From an optimization exercise on the open Yosys and OpenROAD flow, aimed at small area; shortcuts taken in it are not production practice. In this exercise RTL edits were held to simulation tests only and were not proved equivalent to the original. No activity file was given, so power comes from the tool's default toggle rates.

==> design.v <==
module Debouncer(
    input wire 	Clock,
    input wire  reset,
    input wire  btn_in,
    output wire btn_out
    );
    parameter numTicks = 12500;
    reg step;
    reg stepPrev;
    reg [$clog2(numTicks)-1:0] counter;
    assign btn_out = step && !stepPrev;
    always @ (posedge Clock) begin
        if (reset) begin
            counter <= 0;
            step <= 1'b0;
        end else if (counter == numTicks) begin
            counter <= 0;
            step <= btn_in;
        end else begin
            counter <= counter + 1'b1;
        end
        stepPrev <= reset ? 1'b0 : step;
    end
endmodule
module vga_sync
   (
    input wire clk_in, reset,
    output wire hsync, vsync, video_on, p_tick,
    output wire [9:0] pixel_x, pixel_y
   );
   localparam HD = 640;  
   localparam HF = 48 ;  
   localparam HB = 16 ;  
   localparam HR = 96 ;  
   localparam VD = 480;  
   localparam VF = 10;   
   localparam VB = 33;   
   localparam VR = 2;    
   reg [9:0] h_count_reg, h_count_next;
   reg [9:0] v_count_reg, v_count_next;
   reg v_sync_reg, h_sync_reg;
   wire v_sync_next, h_sync_next;
   wire h_end, v_end;
	wire pixel_tick;
	reg mod2_reg;
	wire mod2_next;
   always @(posedge clk_in)
      if (reset)
         begin
				mod2_reg <= 1'b0;
            v_count_reg <= 0;
            h_count_reg <= 0;
            v_sync_reg <= 1'b0;
            h_sync_reg <= 1'b0;
         end
      else
         begin
				mod2_reg <= mod2_next;
            v_count_reg <= v_count_next;
            h_count_reg <= h_count_next;
            v_sync_reg <= v_sync_next;
            h_sync_reg <= h_sync_next;
         end
     assign mod2_next = ~mod2_reg;
     assign pixel_tick = 1'b1;
   assign h_end = (h_count_reg==(HD+HF+HB+HR-1));
   assign v_end = (v_count_reg==(VD+VF+VB+VR-1));
   always @*
      if (pixel_tick)   
         if (h_end)
            h_count_next = 0;
         else
            h_count_next = h_count_reg + 1;
      else
         h_count_next = h_count_reg;
   always @*
      if (pixel_tick & h_end)
         if (v_end)
            v_count_next = 0;
         else
            v_count_next = v_count_reg + 1;
      else
         v_count_next = v_count_reg;
   assign h_sync_next = (h_count_reg>=(HD+HB) &&
                         h_count_reg<=(HD+HB+HR-1));
   assign v_sync_next = (v_count_reg>=(VD+VB) &&
                         v_count_reg<=(VD+VB+VR-1));
   assign video_on = (h_count_reg<HD) && (v_count_reg<VD);
   assign hsync = h_sync_reg;
   assign vsync = v_sync_reg;
   assign pixel_x = h_count_reg;
   assign pixel_y = v_count_reg;
   assign p_tick = pixel_tick;
endmodule
`timescale 1ns / 1ps
module snake_top(	input wire clk,
						input wire reset,
						input wire [2:0] speed,
						input wire [4:0] init_len,
						input wire wall,
						input wire btnu,
						input wire btnd,
						input wire btnl,
						input wire btnr,
						input wire btnp,
						output wire hsync, vsync,
						output wire [2:0] red, green,blue
    );
	wire [9:0] pixel_x;
	wire [9:0] pixel_y;
	wire video_on;
	wire pixel_tick;
	integer i;
	wire food;
	wire btn_up;
	wire btn_down;
	wire btn_left;
	wire btn_right;
	wire btn_pause;
	reg B,R,G;
	reg wall1, wall2, wall3, wall4;
reg move_clk;
reg d_up, d_down, d_left, d_right;
wire snakehead;
reg [24:0]snakesegment;
reg [15:0] score;
reg [10:0] foodx, foody; 
reg [15:0] foodxcount, foodycount;
reg [3:0] state,next_state;
reg [10:0] x, y, x1, y1, x2, y2, x3, y3, x4, y4, x5, y5, x6, y6, x7, y7, x8, y8, x9, y9, 
x10, y10, x11, y11, x12, y12, x13, y13, x14, y14, x15, y15, x16, y16, x17, y17, x18, y18,
x19, y19, x20, y20, x21, y21, x22, y22, x23, y23, x24, y24, x25, y25;
reg lose; 
parameter S_STOP = 0;  
parameter S_UP = 1;  
parameter S_DOWN = 2;  
parameter S_LEFT = 4;  
parameter S_RIGHT = 8;  
  	Debouncer btnU(
        .Clock(clk),
        .reset(reset),
        .btn_in(btnu),
        .btn_out(btn_up)
    );
	 Debouncer btnD(
        .Clock(clk),
        .reset(reset),
        .btn_in(btnd),
        .btn_out(btn_down)
    );
	 Debouncer btnL(
        .Clock(clk),
        .reset(reset),
        .btn_in(btnl),
        .btn_out(btn_left)
    );
	 Debouncer btnR(
        .Clock(clk),
        .reset(reset),
        .btn_in(btnr),
        .btn_out(btn_right)
    );	 
	 Debouncer btnP(
        .Clock(clk),
        .reset(reset),
        .btn_in(btnp),
        .btn_out(btn_pause)
    );
	always @ (posedge clk)begin
	if (reset == 1'b1) begin 
		d_up =0; d_down=0; d_left=0; d_right =0;
		foodxcount = 16'd400;
		foodycount = 16'd400;
		foodx <= foodxcount;
		foody <= foodycount;
		score = {11'b0, init_len};
		lose=1'b0;
		snakesegment = 25'b0;
		state <= S_STOP;
	end
	else if (lose==1'b1)begin
		state <= S_STOP;
	end
	else begin
		foodxcount = (foodxcount + 5'd20)%10'd600;
		foodycount = (foodycount + 5'd20)%9'd420;
		if (btn_up==1'b1 && d_down == 1'b0) begin
			d_up =1; d_down=0; d_left=0; d_right =0; 
				state <={d_right , d_left, d_down, d_up};
		end
		else if (btn_down==1'b1 && d_up== 1'b0) begin
			d_up =0; d_down=1; d_left=0; d_right =0;
				state <={d_right , d_left, d_down, d_up};
		end
		else if (btn_left==1'b1 && d_right==1'b0) begin
			d_up =0; d_down=0; d_left=1; d_right =0;
				state <={d_right , d_left, d_down, d_up};
		end
		else if (btn_right==1'b1 && d_left==1'b0) begin
			d_up =0; d_down=0; d_left=0; d_right =1;
				state <= {d_right , d_left, d_down, d_up};
		end
			else if(btn_pause)begin
				d_up =0; d_down=0; d_left=0; d_right =0;
				state <= S_STOP;
			end
			else state<=state;
	end
	if (score > 1'b0)
		snakesegment[0] = video_on & (pixel_x >=x1+1 & pixel_x <= x1 + 19 &pixel_y >= y1+1 & pixel_y <= y1+19);
	if (score > 1'b1)
		snakesegment[1] = video_on & (pixel_x >=x2+1 & pixel_x <= x2 + 19 &pixel_y >= y2+1 & pixel_y <= y2+19);
	if (score > 2'b10)
		snakesegment[2] = video_on & (pixel_x >=x3+1 & pixel_x <= x3 + 19 &pixel_y >= y3+1 & pixel_y <= y3+19);
	if (score > 2'b11)
		snakesegment[3] = video_on & (pixel_x >=x4+1 & pixel_x <= x4 + 19 &pixel_y >= y4+1 & pixel_y <= y4+19);
	if (score > 3'b100)
		snakesegment[4] = video_on & (pixel_x >=x5+1 & pixel_x <= x5 + 19 &pixel_y >= y5+1 & pixel_y <= y5+19);
	if (score > 3'b101)
		snakesegment[5] = video_on & (pixel_x >=x6+1 & pixel_x <= x6 + 19 &pixel_y >= y6+1 & pixel_y <= y6+19);
	if (score > 3'b110)
		snakesegment[6] = video_on & (pixel_x >=x7+1 & pixel_x <= x7 + 19 &pixel_y >= y7+1 & pixel_y <= y7+19);
	if (score > 3'b111)
		snakesegment[7] = video_on & (pixel_x >=x8+1 & pixel_x <= x8 + 19 &pixel_y >= y8+1 & pixel_y <= y8+19);
	if (score > 4'b1000)
		snakesegment[8] = video_on & (pixel_x >=x9+1 & pixel_x <= x9 + 19 &pixel_y >= y9+1 & pixel_y <= y9+19);
	if (score > 4'b1001)
		snakesegment[9] = video_on & (pixel_x >=x10+1 & pixel_x <= x10 + 19 &pixel_y >= y10+1 & pixel_y <= y10+19);
	if (score > 4'b1010)
		snakesegment[10] = video_on & (pixel_x >=x11+1 & pixel_x <= x11 + 19 &pixel_y >= y11+1 & pixel_y <= y11+19);
	if (score > 4'b1011)
		snakesegment[11] = video_on & (pixel_x >=x12+1 & pixel_x <= x12 + 19 &pixel_y >= y12+1 & pixel_y <= y12+19);
	if (score > 4'b1100)
		snakesegment[12] = video_on & (pixel_x >=x13+1 & pixel_x <= x13 + 19 &pixel_y >= y13+1 & pixel_y <= y13+19);
	if (score > 4'b1101)
		snakesegment[13] = video_on & (pixel_x >=x14+1 & pixel_x <= x14 + 19 &pixel_y >= y14+1 & pixel_y <= y14+19);
	if (score > 4'b1110)
		snakesegment[14] = video_on & (pixel_x >=x15+1 & pixel_x <= x15 + 19 &pixel_y >= y15+1 & pixel_y <= y15+19);
	if (score > 4'b1111)
		snakesegment[15] = video_on & (pixel_x >=x16+1 & pixel_x <= x16 + 19 &pixel_y >= y16+1 & pixel_y <= y16+19);
	if (score > 5'b10000)
		snakesegment[16] = video_on & (pixel_x >=x17+1 & pixel_x <= x17 + 19 &pixel_y >= y17+1 & pixel_y <= y17+19);
	if (score > 5'b10001)
		snakesegment[17] = video_on & (pixel_x >=x18+1 & pixel_x <= x18 + 19 &pixel_y >= y18+1 & pixel_y <= y18+19);
	if (score > 5'b10010)
		snakesegment[18] = video_on & (pixel_x >=x19+1 & pixel_x <= x19 + 19 &pixel_y >= y19+1 & pixel_y <= y19+19);
	if (score > 5'b10011)
		snakesegment[19] = video_on & (pixel_x >=x20+1 & pixel_x <= x20 + 19 &pixel_y >= y20+1 & pixel_y <= y20+19);
	if (score > 5'b10100)
		snakesegment[20] = video_on & (pixel_x >=x21+1 & pixel_x <= x21 + 19 &pixel_y >= y21+1 & pixel_y <= y21+19);
	if (score > 5'b10101)
		snakesegment[21] = video_on & (pixel_x >=x22+1 & pixel_x <= x22 + 19 &pixel_y >= y22+1 & pixel_y <= y22+19);
	if (score > 5'b10110)
		snakesegment[22] = video_on & (pixel_x >=x23+1 & pixel_x <= x23 + 19 &pixel_y >= y23+1 & pixel_y <= y23+19);
	if (score > 5'b10111)
		snakesegment[23] = video_on & (pixel_x >=x24+1 & pixel_x <= x24 + 19 &pixel_y >= y24+1 & pixel_y <= y24+19);
	if (score > 5'b11000)
		snakesegment[24] = video_on & (pixel_x >=x25+1 & pixel_x <= x25 + 19 &pixel_y >= y25+1 & pixel_y <= y25+19);
		if ((food && wall1) || (food && wall2) || (food && wall3) || (food && wall4))begin
			foodx <= foodxcount;
			foody <= foodycount;
		end 
		if ((snakehead && snakesegment[2]) || (snakehead && snakesegment[3]) || (snakehead && snakesegment[4]) ||
				(snakehead && snakesegment[5]) || (snakehead && snakesegment[6]) || (snakehead && snakesegment[7]) || 
				(snakehead && snakesegment[8]) || (snakehead && snakesegment[9]) || (snakehead && snakesegment[10]) ||
				(snakehead && snakesegment[11]) || (snakehead && snakesegment[12]) || (snakehead && snakesegment[13]) ||
				(snakehead && snakesegment[14]) || (snakehead && snakesegment[15]) || (snakehead && snakesegment[16]) || 
				(snakehead && snakesegment[17]) || (snakehead && snakesegment[18]) || (snakehead && snakesegment[19]) || 
				(snakehead && snakesegment[20]) || (snakehead && snakesegment[21]) || (snakehead && snakesegment[22]) || 
				(snakehead && snakesegment[23]) || (snakehead && snakesegment[24]) || (snakehead && snakesegment[0])||
				(snakehead && wall1) || (snakehead && wall2) || (snakehead && wall3) || (snakehead && wall4))begin
			lose=1'b1;
		end 
			if (snakehead && food) begin
				score=score+1'd1;
				foodx <= foodxcount;
				foody <= foodycount;
			end
	if (lose==1'b1)begin
		R<=1'd1;
		G<=0;
		B<=0;
	end
	else begin
		if (food) begin	
				G <= 1'b1;
				end
		else begin
				G <= 0;
				end
			if (wall1 || wall2|| wall3|| wall4 ||snakehead ||snakesegment[0]|| snakesegment[1]|| snakesegment[2]||
			snakesegment[3]|| snakesegment[4]|| snakesegment[5]||
			snakesegment[6]|| snakesegment[7]|| snakesegment[8]|| snakesegment[9]|| snakesegment[10]|| 
			snakesegment[11]|| snakesegment[12]|| snakesegment[13]||snakesegment[14]||
			snakesegment[15]||snakesegment[16]||snakesegment[17]||snakesegment[18]||snakesegment[19]||
			snakesegment[20]|| snakesegment[21]||snakesegment[22]||snakesegment[23]||snakesegment[24]) begin
				R <= 1'b1;
			end
			else begin
				R <= 0;
			end
				B<=0;
		end
	end 
reg [25:0] move_cont;
reg move_clk_prev;
wire move_tick = move_clk & ~move_clk_prev;
always @ (posedge clk) begin
if (reset) begin
	move_cont = 26'd0;
	move_clk <= 1'b0;
	move_clk_prev <= 1'b0;
end else begin
move_cont = move_cont + 1'b1;
	case(speed)
			3'b001:move_clk <= move_cont[20];
			3'b010:move_clk <= move_cont[19];
			3'b100:move_clk <= move_cont[18];	
			default:move_clk <= move_cont[21];
	endcase
	move_clk_prev <= move_clk;
end
end
always @ (posedge clk) begin
	if (reset == 1'b1) begin
		wall1<=1'b0; wall2<=1'b0; wall3<=1'b0; wall4<=1'b0;
	end
	else if (wall==1'b1)begin
		wall1<= video_on & (pixel_x >= 1 & pixel_x <= 639 & pixel_y >= 1 & pixel_y <= 19);
		wall2<= video_on & (pixel_x >= 1 & pixel_x <= 639 & pixel_y >= 461 & pixel_y <= 479);
		wall3<= video_on & (pixel_x >= 1 & pixel_x <= 19 & pixel_y >= 1 & pixel_y <= 479);
		wall4<= video_on & (pixel_x >= 621 & pixel_x <= 639 & pixel_y >= 1 & pixel_y <= 479);
	end 
end
reg [10:0] xw, yw;
always @(posedge clk) begin
	if (reset == 1'b1) begin 
		x25 <= 300; y25 <= 0; x24 <= 280; y24 <= 0; x23 <= 260; y23 <= 0; x22 <= 240; y22 <= 0; x21 <= 220;
		y21 <= 0; x20 <= 200; y20 <= 0; x19 <= 180; y19 <= 0; x18 <= 160; y18 <= 0; x17 <= 140; y17 <= 0; 
		x16 <= 120; y16 <= 0; x15 <= 100; y15 <= 0; x14 <= 80; y14 <= 0; x13 <= 60; y13 <= 0; x12 <= 40;
		y12 <= 0; x11 <= 20; y11 <= 0; x10 <= 0; y10 <= 0; x9 <= 0; y9 <= 20; x8 <= 0; y8 <= 40; x7 <= 0;
		y7 <= 60; x6 <= 00; y6 <= 80; x5 <= 00; y5 <= 100; x4 <= 20; y4 <= 100; x3 <= 40; y3 <= 100; x2 <= 60;
		y2 <= 100; x1 <= 80; y1 <= 100; x <= 100; y <= 100;
	end
	else if (move_tick) begin
	xw = x; yw = y;
	case (xw)  
		10'd640:begin xw = 5'd00000; 
		end
		11'd2028:begin if (state != S_RIGHT) xw = 10'd640; 
		end
	endcase
	case (yw) 
		10'd460: begin yw= 5'd0; 
		end
		11'd2028: begin if (state != S_DOWN) yw=10'd460; 
		end
	endcase
	if (state == S_UP || state == S_DOWN || state == S_LEFT || state == S_RIGHT) begin
		x25 <= x24; y25 <= y24; x24 <= x23; y24 <= y23; x23 <= x22; y23 <= y22; x22 <= x21; y22 <= y21; x21 <= x20; 
		y21 <= y20; x20 <= x19; y20 <= y19; x19 <= x18; y19 <= y18; x18 <= x17; y18 <= y17; x17 <= x16; y17 <= y16;
		x16 <= x15; y16 <= y15; x15 <= x14; y15 <= y14; x14 <= x13; y14 <= y13; x13 <= x12; y13 <= y12; x12 <= x11;
		y12 <= y11; x11 <= x10; y11 <= y10; x10 <= x9; y10 <= y9; x9 <= x8; y9 <= y8; x8 <= x7; y8 <= y7; x7 <= x6; 
		y7 <= y6; x6 <= x5; y6 <= y5; x5 <= x4; y5 <= y4; x4 <= x3; y4 <= y3; x3 <= x2; y3 <= y2; x2 <= x1; y2 <= y1; 
		x1 <= xw; y1 <= yw;
	end
	case (state) 
		S_STOP: begin 
		end 
		S_UP: begin
		yw = yw - 11'd20;
		end
		S_DOWN: begin
		yw = yw + 11'd20;
		end
		S_LEFT: begin
		xw = xw - 11'd20; 
		end
		S_RIGHT: begin
		xw = xw + 11'd20; 
		end
		endcase
	x <= xw; y <= yw;
	end
end
  vga_sync vsync_unit
     (.clk_in(clk), .reset(reset), .hsync(hsync), .vsync(vsync),
       .video_on(video_on), .p_tick(pixel_tick),
       .pixel_x(pixel_x), .pixel_y(pixel_y));
	assign snakehead = video_on & (pixel_x >= x & pixel_x <= x+20 & pixel_y >= y & pixel_y <= y+20);
	assign food= video_on & (pixel_x >=foodx + 5 & pixel_x <= foodx + 15 &pixel_y >= foody + 5 & pixel_y <= foody + 15);		 
   assign red = (video_on && R == 1'b1) ? 3'b111 : 3'b000;
	assign green = (video_on && G == 1'b1) ? 3'b111 : 3'b000;
	assign blue = (video_on && B == 1'b1) ? 3'b111 : 3'b00;
endmodule
==> run.sh <==
#!/bin/bash
# synth_recipe.tcl (not shown) runs the flow's synth.tcl, then flattens the netlist and writes it again
# the make line also repeats each setting of config.mk as NAME=value (left out here)
make -C /OpenROAD-flow-scripts/flow DESIGN_CONFIG=/design/flow/config.mk WORK_HOME=/design/flow/orfs CLKGATE_MAP_FILE= SYNTH_SCRIPT=/design/flow/synth_recipe.tcl finish
==> config.mk <==
export PLATFORM = sky130hd
export DESIGN_NAME = snake_top
export DESIGN_NICKNAME = snake_top
export VERILOG_FILES = /design/flow/design.v
export SDC_FILE = /design/flow/constraint.sdc
export NUM_CORES = 4
export LEC_CHECK = 0
export CAP_MARGIN = 20
export CORE_MARGIN = 2
export CORE_UTILIZATION = 40
export PLACE_DENSITY = 0.6
export SLEW_MARGIN = 20
==> constraint.sdc <==
create_clock -name core_clock -period 20.0 [get_ports {clk}]
set_input_delay 4.0000 -clock core_clock [delete_from_list [all_inputs] [get_ports {clk}]]
set_output_delay 4.0000 -clock core_clock [all_outputs]
set_load 0.01 [all_outputs]
==> results.txt <==
Post-DP Area=77240 um^2; TritonCTS Buffers=100; hold path startpoint=move_cont[0]$_SDFF_PP0_; Combinational Power Share=12.1%; first-pass GRT wire length=350800 um; post-synthesis sequential area ratio=21.69%; core box area=187800 um^2; DP HPWL=157300 um; Worst R2R Setup Slack=11.41 ns; Final non-clock buffer share=0.9907%; Final Cycle Share=42.94%; Cell Area, Synth=75600 um^2; WHS Path Cells=1; layout net count=10770; Top FF cell, synth=dfxtp_1; Metal-1 WL=100400 um; number of non-clock inverters=250; Yosys reg bits=808; Min Hold Slack=0.4453 ns; Sw Ratio=27.52%; fin area=81080 um^2; CTS sink cnt=808; Max Buffers Root-to-Sink=3; measured slew at the worst slew-check pin=1.074 ns; dominant kind of cell=multi-input gates; worst skew pair latency=0.78 ns; Port Buf Inserts=23; layout cells sized above 1=4.292%; Seq cells=808; sequential power share=38.9%; Post-CTS Setup Inserts=0; Final Hold Vio Count=0; ranking of synthesized cells by area=dfxtp_1, ha_1, nand2_1, xor2_1, a21oi_1; area of the multi-input gates=55910 um^2; Setup TNS=0 ns; post-synthesis simple-gate area fraction=24.90%; Boundary Pins=27; synth warn=3; P&R area growth vs syn=7.261%; Root Driver=clkbuf_16; Top Metal Used=met4; Clk pwr share=49.0%; crit-path max FO=13; Worst path max stage delay=0.76 ns; via/cell ratio=5.551; Register-to-Register Path Depth=26; die footprint=192500 um^2; Sequential Area=16460 um^2; final setup fails=0; adder-cell share of the synthesized area=19.58%; status=no timing/DRC/antenna violations; CTS tree=done; wire per inst=17.82 um
-- power by group through the flow --
stage / logic [W] / registers, W / clock network [W]
4_1_cts: 0.000513 / 0.00167 / 0.00214
5_1_grt: 0.000574 / 0.00167 / 0.00220
2_1_floorplan: 0.000418 / 0.00168 / 0
3_5_place_dp: 0.000509 / 0.00170 / 0
6_report: 0.000516 / 0.00167 / 0.00210
3_3_place_gp: 0.000500 / 0.00170 / 0
-- worst max-delay path, delay by kind of cell, from the launching register on --
| family | cells | cell delay (ns) |
|---|---|---|
| fa+ha+maj | 1 | 0.55 |
| compound gates | 16 | 3.98 |
| xor+xnor | 2 | 0.91 |
| flops | 1 | 0.58 |
| simple gates | 7 | 2.33 |
-- per-layer routing --
layer  vias to the layer above  GRT usage [%]
li1                      33870              -
met1                     32170          28.96
met2                      1207          37.47
met3                       299          2.479
met4                         0          7.095
met5                         -              0
-- metrics by stage --
stage	util (%)	cells	total power [W]
6_report	43.18	12170	0.004279
5_1_grt	43.18	12170	0.004445
4_1_cts	43.17	12170	0.004320
3_5_place_dp	41.13	11980	0.002210
3_3_place_gp	41.13	11980	0.002200
2_1_floorplan	-	9988	0.002100
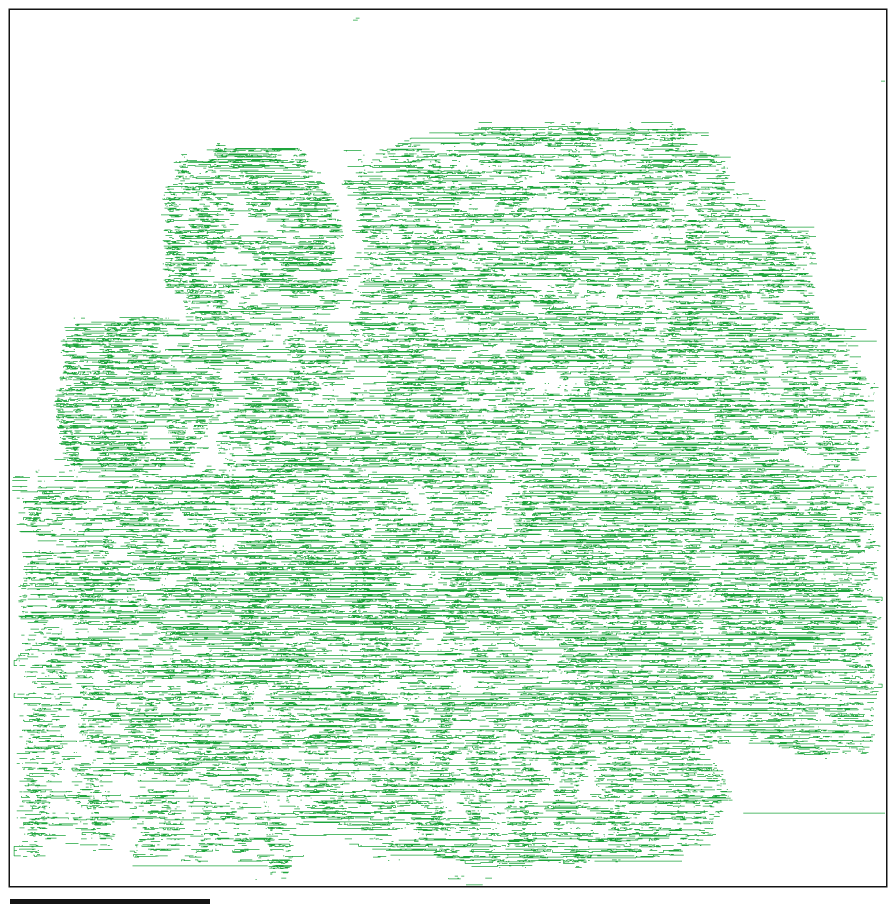
Fig. 1. Metal 1.
Bar = 100 um.
nets with wire on the layer: 10232
share of all routed wire: 46%
main direction: horizontal
wire length on this layer: 100 mm
longest straight run: 88.3 um

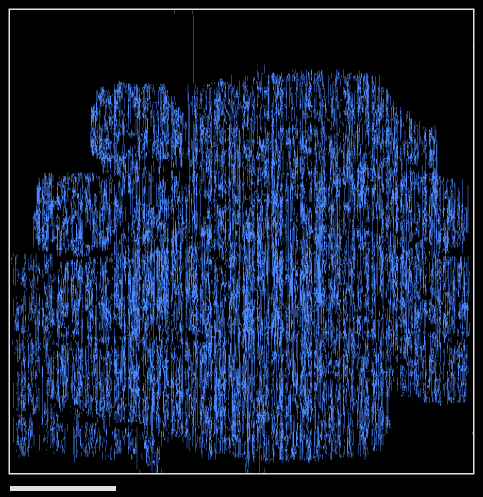
Fig. 2. M2 wires.
Bar = 100 um.
main direction: vertical
longest straight run: 122 um
nets with wire on the layer: 8423

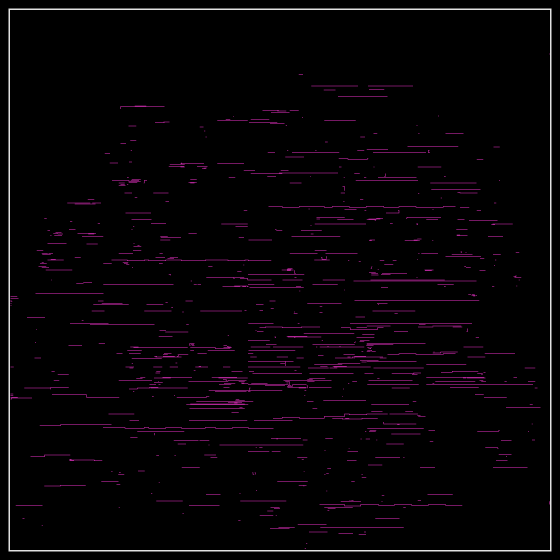
Fig. 3. M3 wires.
share of all routed wire: 3.9%
wire length on this layer: 8340 um
nets with wire on the layer: 411

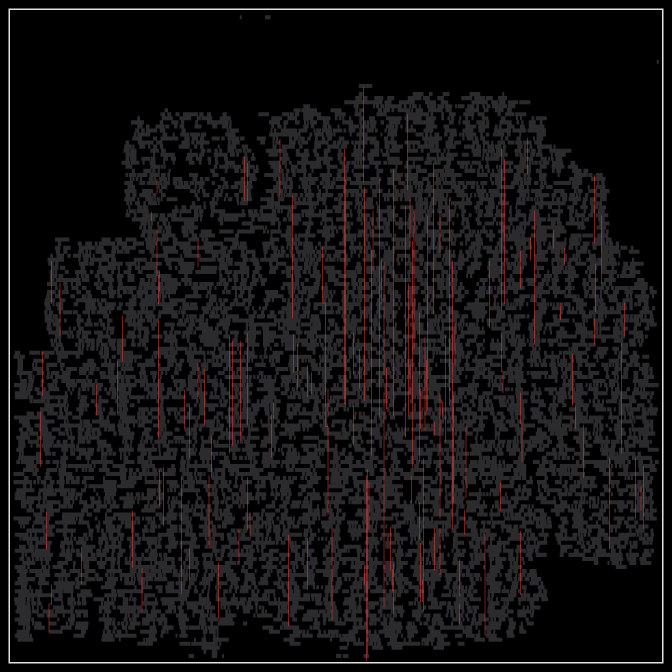
Fig. 4. Signal wires on met4.
Cells faint in the background.
nets with wire on the layer: 87
wire length on this layer: 6910 um

## static timing again, ports no longer ideal
Ports are ideal in the flow. The routed layout listed here was re-timed in OpenROAD.
Step 1 assumes that a clkbuf_16 drives the clock port and a buf_2 every other input.
Step 2 moves the port delays by t, midway between the first and last clock arrival at a register: inputs arrive t later, outputs are due t later. That takes back most of the time a late clock gives input paths.
Three values: ideal, step 1, step 2; two values: the first two.
t, ns: 0.841
setup WS [ns]: 11.412 / 11.412 / 11.186
worst data-port slew with drivers (ns): 0.14
pins driven straight from the clock port: 1
After both steps this run still meets setup and hold. The setup slack of this run moves by 0.000 ns with the drivers and by -0.226 ns with both steps.
